What follows belongs to an exercise in optimizing a design on an open flow for small area; a production flow would make more cautious choices.
The RTL was checked by simulation tests, not by an equivalence proof against the original design.
Some runs may be left out. An edit can pass the tests and still lose a function that they never use.
No activity file was given, so power comes from the tool's default toggle rates.

==> design.v <==
`timescale 1ns/1ps
module latency #(
	parameter	LAT		= 2,
	parameter	DSIZE	= 1
)(
	input					clk,
	input					rst_n,
	input [DSIZE-1:0]		d,
	output[DSIZE-1:0]		q
);
reg	[DSIZE-1:0]		ltc		[LAT-1:0];
always@(posedge clk,negedge rst_n)begin:GEN_LAT
integer II;
	if(~rst_n)begin
		for(II=0;II<LAT;II=II+1)
			ltc[II]		<= {DSIZE{1'b0}};
	end else begin
		ltc[0]	<= d;
		for(II=1;II<LAT;II=II+1)
			ltc[II]		<= ltc[II-1];
end end
assign	q	= ltc[LAT-1];
endmodule
`timescale 1ns/1ps
module RGB_YCbCr #(
	parameter	DSIZE	= 16,
	parameter	MSIZE	= 12
)(
	input				clock  		,
	input				invsync     ,
	input				inhsync     ,
	input				inde        ,
	input [DSIZE-1:0]	inR         ,
	input [DSIZE-1:0]	inG         ,
	input [DSIZE-1:0]	inB         ,
	output				outvsync	,
	output				outhsync    ,
	output				outde       ,
	output[DSIZE-1:0]	outY        ,
	output[DSIZE-1:0]	outCb       ,
	output[DSIZE-1:0]	outCr
);
localparam [MSIZE-1:0]	  	M00p0_257		= 0.257 * 2**MSIZE,
							M10n0_148		= 0.148 * 2**MSIZE,
							M20p0_439       = 0.439 * 2**MSIZE;
localparam [MSIZE-1:0]		M01p0_504		= 0.504 * 2**MSIZE,
							M11n0_291		= 0.291 * 2**MSIZE,
							M21n0_368		= 0.368 * 2**MSIZE;
localparam [MSIZE-1:0]		M20p0_098		= 0.098 * 2**MSIZE,
							M21p0_439		= 0.439 * 2**MSIZE,
							M22n0_071		= 0.071 * 2**MSIZE;
reg [DSIZE+MSIZE-1:0]	Rxp0_257,Rxn0_148,Rxp0_439;
always@(posedge clock)begin
	Rxp0_257	<= inR * M00p0_257;
	Rxn0_148	<= inR * M10n0_148;
	Rxp0_439	<= inR * M20p0_439;
end
reg [DSIZE+MSIZE-1:0]	Gxp0_504,Gxn0_291,Gxn0_368;
always@(posedge clock)begin
	Gxp0_504	<= inG * M01p0_504;
	Gxn0_291	<= inG * M11n0_291;
	Gxn0_368	<= inG * M21n0_368;
end
reg [DSIZE+MSIZE-1:0]	Bxp0_098,Bxp0_439,Bxn0_071;
always@(posedge clock)begin
	Bxp0_098	<= inB * M20p0_098;
	Bxp0_439	<= inB * M21p0_439;
	Bxn0_071	<= inB * M22n0_071;
end
reg [DSIZE-1:0]	Rxp0_257__Gxp0_504;
reg [DSIZE-1:0]	Rxn0_148__Gxn0_291;
reg [DSIZE-1:0]	Gxn0_368__Bxn0_071;
reg [DSIZE-1:0]	Bxp0_098__16;
reg [DSIZE-1:0]	Bxp0_439__128;
reg [DSIZE-1:0]	Rxp0_439__128;
always@(posedge clock)begin
	Rxp0_257__Gxp0_504	<= Rxp0_257[DSIZE+MSIZE-1-:DSIZE] + Gxp0_504[DSIZE+MSIZE-1-:DSIZE];
	Rxn0_148__Gxn0_291	<= Rxn0_148[DSIZE+MSIZE-1-:DSIZE] + Gxn0_291[DSIZE+MSIZE-1-:DSIZE];
	Gxn0_368__Bxn0_071	<= Gxn0_368[DSIZE+MSIZE-1-:DSIZE] + Bxn0_071[DSIZE+MSIZE-1-:DSIZE];
	Bxp0_098__16		<= Bxp0_098[DSIZE+MSIZE-1-:DSIZE] + (2**DSIZE)/16;
	Bxp0_439__128		<= Bxp0_439[DSIZE+MSIZE-1-:DSIZE] + (2**DSIZE)/2;
	Rxp0_439__128		<= Rxp0_439[DSIZE+MSIZE-1-:DSIZE] + (2**DSIZE)/2;
end
reg [DSIZE-1:0]	Rxp0_257__Gxp0_504___Bxp0_098__16;
reg [DSIZE-1:0]	Rxn0_148__Gxn0_291___Bxp0_439__128;
reg [DSIZE-1:0]	Gxn0_368__Bxn0_071___Rxp0_439__128;
always@(posedge clock)begin
	Rxp0_257__Gxp0_504___Bxp0_098__16	<= Rxp0_257__Gxp0_504 	+ Bxp0_098__16;
	Rxn0_148__Gxn0_291___Bxp0_439__128	<= Bxp0_439__128		- Rxn0_148__Gxn0_291;
	Gxn0_368__Bxn0_071___Rxp0_439__128	<= Rxp0_439__128		- Gxn0_368__Bxn0_071;
end    
assign	outY  		=  Rxp0_257__Gxp0_504___Bxp0_098__16; 
assign	outCb       =  Rxn0_148__Gxn0_291___Bxp0_439__128;
assign	outCr       =  Gxn0_368__Bxn0_071___Rxp0_439__128; 
latency #(
	.LAT		(3),
	.DSIZE		(3)
)lat_sync(
	.clk		(clock						),
	.rst_n		(1'b1						),
	.d			({invsync,inhsync,inde}		),
	.q			({outvsync,outhsync,outde}	)
);
endmodule
==> run.sh <==
#!/bin/bash
# synth_recipe.tcl (not shown) runs the flow's synth.tcl, then flattens the netlist and writes it again
# the make line also repeats each setting of config.mk as NAME=value (left out here)
make -C /OpenROAD-flow-scripts/flow DESIGN_CONFIG=/design/flow/config.mk WORK_HOME=/design/flow/orfs CLKGATE_MAP_FILE= SYNTH_SCRIPT=/design/flow/synth_recipe.tcl finish
==> config.mk <==
export PLATFORM = sky130hd
export DESIGN_NAME = RGB_YCbCr
export DESIGN_NICKNAME = RGB_YCbCr
export VERILOG_FILES = /design/flow/design.v
export SDC_FILE = /design/flow/constraint.sdc
export NUM_CORES = 4
export LEC_CHECK = 0
export CAP_MARGIN = 20
export CORE_MARGIN = 2
export CORE_UTILIZATION = 40
export SLEW_MARGIN = 20
==> constraint.sdc <==
create_clock -name core_clock -period 7.0 [get_ports {clock}]
set_input_delay 1.4000 -clock core_clock [delete_from_list [all_inputs] [get_ports {clock}]]
set_output_delay 1.4000 -clock core_clock [all_outputs]
set_load 0.01 [all_outputs]
Figure 1. Signal metal coverage by tile (run 1).
The die is cut into 26 by 26 equal tiles; black is low, pale yellow is high, scaled to the fullest tile. Values are wire area over tile area, all layers added.
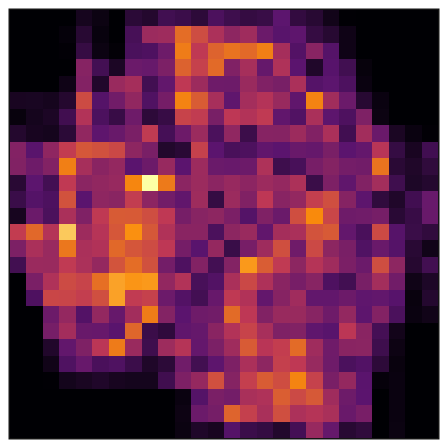
emptiest ninth of the die = upper right
fullest tile = 0.48
tiles over half the peak = 16%

Figure 2. Pin placement (run 1).
Pins as bars across the die edge, other pins in grey.
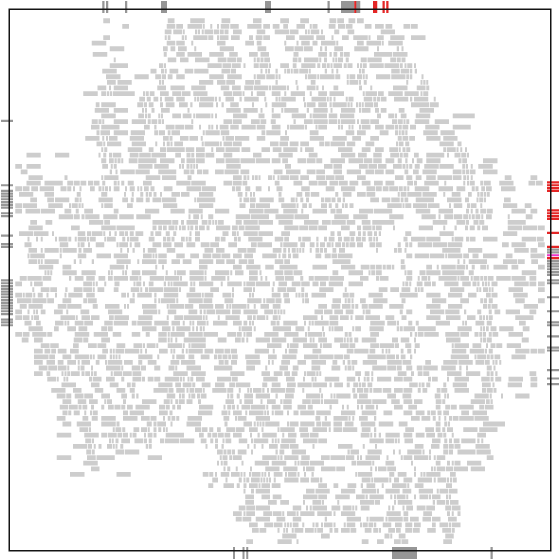
red -> `outCb`  # pins 16, direction output, edge 11 right, 5 top
magenta -> `outde`  # pins 1, direction output, edge right
all pins by edge = 32 right, 30 left, 24 top, 17 bottom
port bufs: 102
Die Height: 262 microns
Die X: 262 microns

Figure 3. The routed nets (run 1).
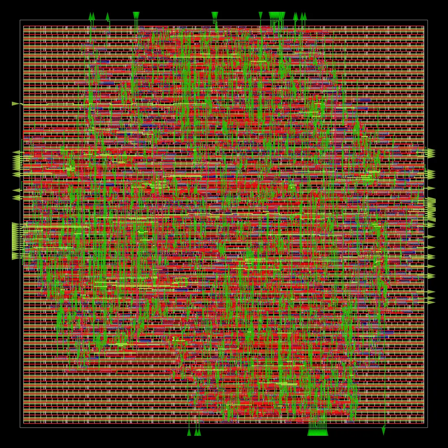
gr usage total: 0.176
final WL: 59.0 mm
met3 WL post-DR: 2.08 mm
Top Metal Used: met4

Figure 4. Clock network drawn from the DEF (run 1).
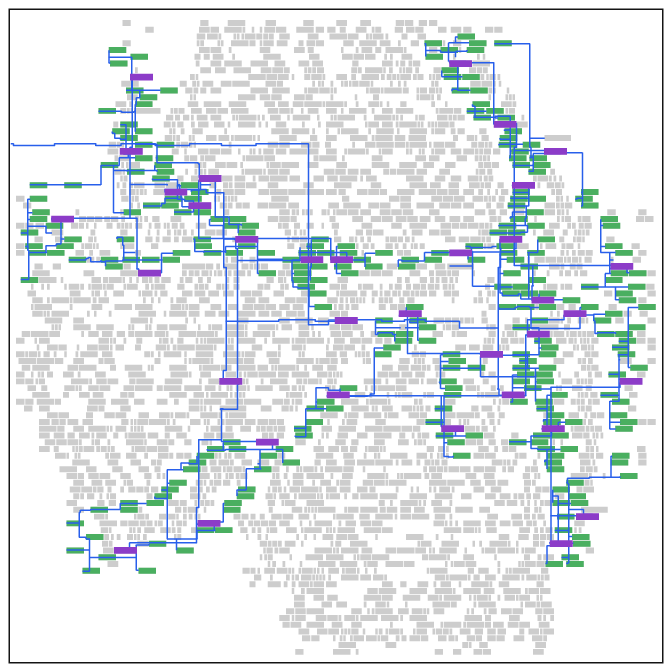
purple -> clock-net drivers  # count 34
blue -> clock wires  # length 3830 microns
green -> flip-flops  # count 280
routed clock nets = 35
clock power share: 0.136
clk pwr: 1.87 mW
clk latency of the worst-skew pair: 0.56 ns
skew final: 0.0289 ns

==> impl_metrics.json, run 1 <==
{
  "drv_slew": 0,
  "path_buf_inv": 3,
  "maxCapViolations": 0,
  "first_global_vias": 19400,
  "ys_seq_elements": 280,
  "startpoint": "inG[0]",
  "dp_slack_ns": 0.156,
  "syn2layout_area_growth_pct": 13.8,
  "cts_tree": "built",
  "clk_pin_slew_ns": 0.06,
  "multi_input_area_share": 0.626,
  "finalHoldViolations": 0,
  "cts_buffer_depth": 3,
  "synth-adder-area-share": 0.487,
  "syn_avg_cell_area_sq_um": 9.93,
  "drtIter0Drc": 788,
  "ant_nets": 0,
  "startpoint_type": "input pin",
  "ys_warn_count": 12,
  "root_buffer": "clkbuf_16",
  "hold_end": "lat_sync.ltc[1][2]$_DFF_P_",
  "fin_crit_sh": 0.899,
  "use_met2": 0.285,
  "seq_cell_count": 280,
  "powerComb_mw": 9.09,
  "post_cts_buffers": 0,
  "crit_family": "adder cells",
  "worst_r2r_path_depth": 12,
  "hold_buffers": 0,
  "swShare": 0.443,
  "ir_drop_mv": 0.242,
  "clk_share": 0.0404,
  "setup_viol": 0,
  "worstSetupEndpointType": "register",
  "num-multi-input-gates": 1854,
  "worstPathCellList": "clkdlybuf4s50_1, ha_1, xor2_1, ha_1, fa_1, inv_1, fa_1, fa_1, inv_1, ha_1, o21ai_0, a32o_2, a311oi_2, a311o_2, a221oi_4, o41ai_2, nor4_1, nor3_1, xnor2_1",
  "layout_commonest_cell": "ha_1",
  "rsz0062_at_grt": "no",
  "arrival_ns": 6.76,
  "timing.rr.start": "Rxp0_257[12]$_DFF_P_",
  "power-top-group": "combinational logic",
  "yosys.area.top_type": "ha_1",
  "htree_levels": 2,
  "yosysMostFrequentCell": "ha_1",
  "grt_overflow_total": 0,
  "crit_cells": 19,
  "slowest_delay_ns": 0.63,
  "met2_length_mm": 25.9,
  "place.gp.congestion": 0.900,
  "regArea_sq_um": 5610,
  "antenna_found_initial": 2,
  "async_flop_share": 0,
  "nNetsFinal": 3812,
  "seqPwrFrac": 0.203,
  "rows": 94,
  "post_dp_cell_area_sq_um": 29100,
  "seq_area_frac_synth": 0.210,
  "grt_max_degree": 15,
  "taps": 864,
  "r2r_slack_ns": 3.73,
  "nClkBuffers": 43,
  "coreArea_sq_um": 65900,
  "synth.area.mux_share": 0.000375,
  "grt_pass1_wl_mm": 98.9,
  "syn_area_sq_um": 26700,
  "totalPowerFinal_mw": 13.8,
  "syn_nets": 3629,
  "p_sw_mw": 6.09,
  "seq-power_mw": 2.80,
  "p_comb_frac": 0.661,
  "maxSlewHeadroom": 0.512,
  "netlist_instances": 2686,
  "synth_compound_area_frac": 0.0949,
  "nonClkBufAreaFrac": 0.0455,
  "worst_slew_pin_slew_ns": 0.728,
  "via_count": 18300,
  "synth_top_area_share": 0.303,
  "ys.flop_type": "dfxtp_1",
  "drt-met1-wl_mm": 29.7,
  "n_antenna_cell": 1,
  "final_util": 0.461,
  "hp-start": "lat_sync.ltc[0][2]$_DFF_P_",
  "die_area_sq_um": 68800,
  "inv_count": 549,
  "avgViaCountPerCell": 4.88,
  "p_int_mw": 7.67,
  "slowest_stage": "clkdlybuf4s50_1",
  "final_layout_size_suffix_gt1_frac": 0.0453,
  "dpl.hpwl_mm": 51.0,
  "top_usage_layer": "met2",
  "min_path_type": "reg -> reg",
  "final_area_sq_um": 30400,
  "met3_usage": 0.0213,
  "io-pin-count": 103,
  "multi_input_area_sq_um": 19000,
  "fmax_mhz": 159,
  "drc": 0,
  "nFillCells": 6137,
  "synth.area.top_cells": "ha_1 30%, dfxtp_1 21%, fa_1 18%",
  "first_pass_iters": 5,
  "n_all_buffers": 150,
  "leakagePower_nw": 15.8,
  "crit_path_max_fanout": 8,
  "stdcell_count": 3759,
  "drt-wirelength-per-cell_microns": 15.7,
  "endpoint": "Gxn0_368[26]$_DFF_P_",
  "cts_resized": 0,
  "seq_share": 0.185,
  "setup_tns_ns": 0,
  "critical_path_class": "in -> reg",
  "cp.required_ns": 7.47,
  "synth_cell_types": 70,
  "initial_core_util": 0.405,
  "largest_class": "multi-input gates",
  "synth_common_cells": "647 x ha_1, 549 x inv_1, 280 x dfxtp_1",
  "synth_top_family_by_area": "adder cells",
  "finalWorstSetupSlack_ns": 0.704,
  "synth_edf_count": 0,
  "crit-reg2reg-capture": "Rxp0_257__Gxp0_504[14]$_DFF_P_",
  "grtUsageMet1": 0.250,
  "synth-xor-area-share": 0.0568,
  "whs_path_depth": 0,
  "cts_inserted_buffers": 34,
  "holdWs_ns": 0.303,
  "layout_common_cells": "647 x ha_1, 549 x inv_1, 280 x dfxtp_1, 244 x fa_1, 148 x nor2_1",
  "period_needed_ns": 6.30,
  "p_per_area_nw_per_um2": 453,
  "cts.sink_count": 280,
  "synthSimpleGateAreaFrac": 0.0736,
  "outcome": "timing/DRC/antenna clean"
}
--- run 2: outline of the changes from run 1 ---
design.v: 104 -> 1744 lines; modules unchanged: 0
  latency: edited, 22 -> 17 lines
  RGB_YCbCr: edited, 80 -> 1694 lines
  rgb_fa: new, 4 lines
  rgb_maj: new, 3 lines
  rgb_g2_1: new, 3 lines
  rgb_g2_2: new, 3 lines
  rgb_g2_4: new, 3 lines
  rgb_g2_6: new, 3 lines
  rgb_g2_8: new, 3 lines
  rgb_g2_9: new, 3 lines
  rgb_g2_b: new, 3 lines
  rgb_g2_e: new, 3 lines
==> module rgb_g2_6 as of run 2 <==
module rgb_g2_6(input a0, input a1, output y);
assign y = (a0 & ~a1) | (~a0 & a1);
endmodule
==> module rgb_g2_4 as of run 2 <==
module rgb_g2_4(input a0, input a1, output y);
assign y = (~a0 & a1);
endmodule
==> module rgb_g2_8 as of run 2 <==
module rgb_g2_8(input a0, input a1, output y);
assign y = (a0 & a1);
endmodule
==> module latency as of run 2 <==
module latency #(
	parameter	LAT		= 2,
	parameter	DSIZE	= 1
)(
	input					clk,
	input [DSIZE-1:0]		d,
	output[DSIZE-1:0]		q
);
reg	[DSIZE-1:0]		ltc		[LAT-1:0];
always@(posedge clk)begin:GEN_LAT
integer II;
	ltc[0]	<= d;
	for(II=1;II<LAT;II=II+1)
		ltc[II]		<= ltc[II-1];
end
assign	q	= ltc[LAT-1];
endmodule
==> module rgb_g2_e as of run 2 <==
module rgb_g2_e(input a0, input a1, output y);
assign y = (a0 & ~a1) | (~a0 & a1) | (a0 & a1);
endmodule
==> module rgb_fa as of run 2 <==
module rgb_fa(input a, input b, input c, output s, output co);
assign s = a ^ b ^ c;
assign co = (a & b) | (a & c) | (b & c);
endmodule
==> module rgb_g2_1 as of run 2 <==
module rgb_g2_1(input a0, input a1, output y);
assign y = (~a0 & ~a1);
endmodule
==> module rgb_g2_9 as of run 2 <==
module rgb_g2_9(input a0, input a1, output y);
assign y = (~a0 & ~a1) | (a0 & a1);
endmodule
==> module rgb_g2_b as of run 2 <==
module rgb_g2_b(input a0, input a1, output y);
assign y = (~a0 & ~a1) | (a0 & ~a1) | (a0 & a1);
endmodule
==> module rgb_maj as of run 2 <==
module rgb_maj(input a, input b, input c, output co);
assign co = (a & b) | (a & c) | (b & c);
endmodule
==> module rgb_g2_2 as of run 2 <==
module rgb_g2_2(input a0, input a1, output y);
assign y = (a0 & ~a1);
endmodule
--- a/config.mk
+++ b/config.mk
@@ -10,2 +10,4 @@
 export CORE_UTILIZATION = 40
 export SLEW_MARGIN = 20
+export SYNTH_HIERARCHICAL = 1
+export SYNTH_MINIMUM_KEEP_SIZE = 0
==> run 2 against run 1 <==
  * Sequential power fell by 42%
  * Flip-flop and latch count shrank 107
  * Combinational power shrank 51%
  * Non-clock buffer count fell by 29
  * Clock-buffer cell count down 25
  * Cell area shrank 51%
  * Final cell count is 63% lower
  * Core utilization rose by 1.5 points
  * Critical path depth decreased by 4
  * Synthesized cell count is 69% lower
==> impl_metrics.json, run 2 <==
{
  "met2_length_mm": 14.0,
  "die_area_sq_um": 33300,
  "fin_crit_sh": 0.826,
  "dpl.hpwl_mm": 23.1,
  "finalHoldViolations": 0,
  "holdWs_ns": 0.327,
  "swShare": 0.398,
  "regArea_sq_um": 3460,
  "worstPathCellList": "inv_1, fa_1, fa_1, fa_1, fa_1, fa_1, fa_1, fa_1, nor2_1, nand2b_1, fa_1, or2_1, fa_1, nor2_1, nor2b_4",
  "outcome": "timing/DRC/antenna clean",
  "hold_buffers": 0,
  "met3_usage": 0.0473,
  "drc": 0,
  "die_x_microns": 182,
  "hp-start": "r2_52$_DFF_P_",
  "nNetsFinal": 1386,
  "seq_area_frac_synth": 0.272,
  "use_met2": 0.315,
  "synth_cell_types": 11,
  "synth-adder-area-share": 0.610,
  "nFillCells": 2737,
  "maxCapViolations": 0,
  "rows": 65,
  "synth-xor-area-share": 0.0440,
  "antenna_found_initial": 0,
  "setup_viol": 0,
  "r2r_slack_ns": 1.22,
  "grt_max_degree": 18,
  "layout_commonest_cell": "fa_1",
  "grt_usage": 0.190,
  "cts.sink_count": 173,
  "initial_core_util": 0.405,
  "yosysMostFrequentCell": "fa_1",
  "worstSetupEndpointType": "register",
  "period_needed_ns": 5.78,
  "critical_path_class": "reg -> reg",
  "final_util": 0.476,
  "first_global_vias": 7928,
  "place.gp.congestion": 0.899,
  "num-multi-input-gates": 556,
  "seq-power_mw": 1.62,
  "n_all_buffers": 121,
  "io-pin-count": 103,
  "synth.area.top_cells": "fa_1 56%, dfxtp_1 27%, maj3_2 5.2%",
  "path_buf_inv": 1,
  "worst_slew_pin_slew_ns": 0.858,
  "setup_tns_ns": 0,
  "clk_pin_slew_ns": 0.08,
  "seq_share": 0.231,
  "synth_top_area_share": 0.558,
  "n_antenna_cell": 0,
  "timing.rr.start": "q1B[10]$_DFF_P_",
  "p_clk_mw": 0.943,
  "synth_top_family_by_area": "adder cells",
  "pwr-share-clk": 0.134,
  "worst_clock_skew_ns": 0.0148,
  "whs_path_depth": 0,
  "drtIter0Drc": 338,
  "leakagePower_nw": 6.05,
  "p_comb_frac": 0.635,
  "cp.required_ns": 7.38,
  "fmax_mhz": 173,
  "ys_warn_count": 9,
  "p_sw_mw": 2.80,
  "synth_common_cells": "355 x fa_1, 173 x dfxtp_1, 110 x inv_1",
  "ant_nets": 0,
  "die_h_microns": 182,
  "syn_nets": 1246,
  "post_dp_cell_area_sq_um": 14400,
  "io_buffers": 102,
  "taps": 402,
  "multi_input_area_sq_um": 8860,
  "min_path_type": "reg -> reg",
  "ir_drop_mv": 0.358,
  "inv_count": 110,
  "powerComb_mw": 4.48,
  "top_usage_layer": "met2",
  "multi_input_area_share": 0.591,
  "startpoint_type": "register",
  "htree_levels": 4,
  "crit_path_max_fanout": 6,
  "ys.flop_type": "dfxtp_1",
  "clkLatencyLatePin_ns": 0.45,
  "nonClkBufAreaFrac": 0.0776,
  "layout_common_cells": "355 x fa_1, 173 x dfxtp_1, 110 x inv_1, 102 x clkdlybuf4s50_1, 59 x maj3_2",
  "post_cts_buffers": 0,
  "final_area_sq_um": 15000,
  "worst_r2r_path_depth": 15,
  "crit_family": "adder cells",
  "cts_buffer_depth": 2,
  "slowest_delay_ns": 0.59,
  "avgViaCountPerCell": 4.60,
  "cts_resized": 0,
  "arrival_ns": 6.17,
  "grtUsageMet1": 0.248,
  "seqPwrFrac": 0.231,
  "seq_cell_count": 173,
  "synth_edf_count": 0,
  "synth.area.mux_share": 0,
  "crit-reg2reg-capture": "r2_43$_DFF_P_",
  "synth_compound_area_frac": 0,
  "first_pass_iters": 5,
  "p_int_mw": 4.24,
  "grt_pass1_wl_mm": 45.8,
  "nClkBuffers": 18,
  "async_flop_share": 0
}
Figure 5. The routed nets (run 2).
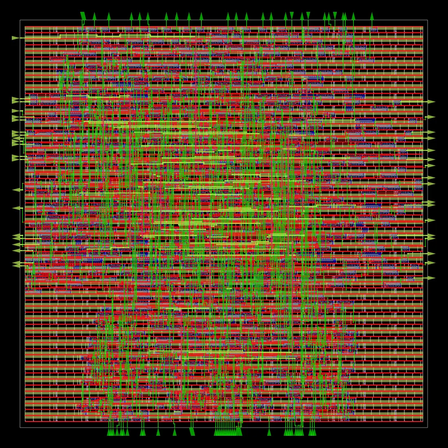
DR vias: 6411
met3 WL post-DR: 1.70 mm

Figure 6. Signal metal coverage by tile (run 2).
The die is cut into 36 by 36 equal tiles; black is low, pale yellow is high, scaled to the fullest tile. Values are wire area over tile area, all layers added.
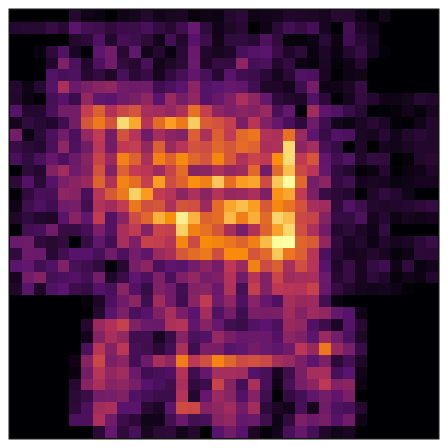
final WL: 27.9 mm
routed length per instance: 20.0 microns

==> what the ideal ports hide <==
In the flow no input, the clock included, has a driving cell. The finished layouts below were timed again as built, in two steps.
Step 1 assumes that a clkbuf_16 drives the clock port and a buf_2 every other input.
Step 2 also shifts input and output timing later by t, the mid clock arrival at the registers, as if the neighbouring blocks saw the same clock.
Three values: no drivers, after step 1, after step 2; two values: the first two.
run | t, ns | setup slack, ns | clock arrival spread, ns | worst slew at a driven data input, ns | pins driven straight from the clock port
run 1 | 0.601 | 0.704 / 0.736 / 0.135 | 0.029 / 0.030 | 0.07 | 1
run 2 | 0.484 | 1.216 / 1.216 / 1.153 | 0.015 / 0.015 | 0.04 | 1
After both steps every run listed still meets setup and hold. The setup slack of run 1, which loses most, moves by +0.032 ns with the drivers and by -0.569 ns with both steps.
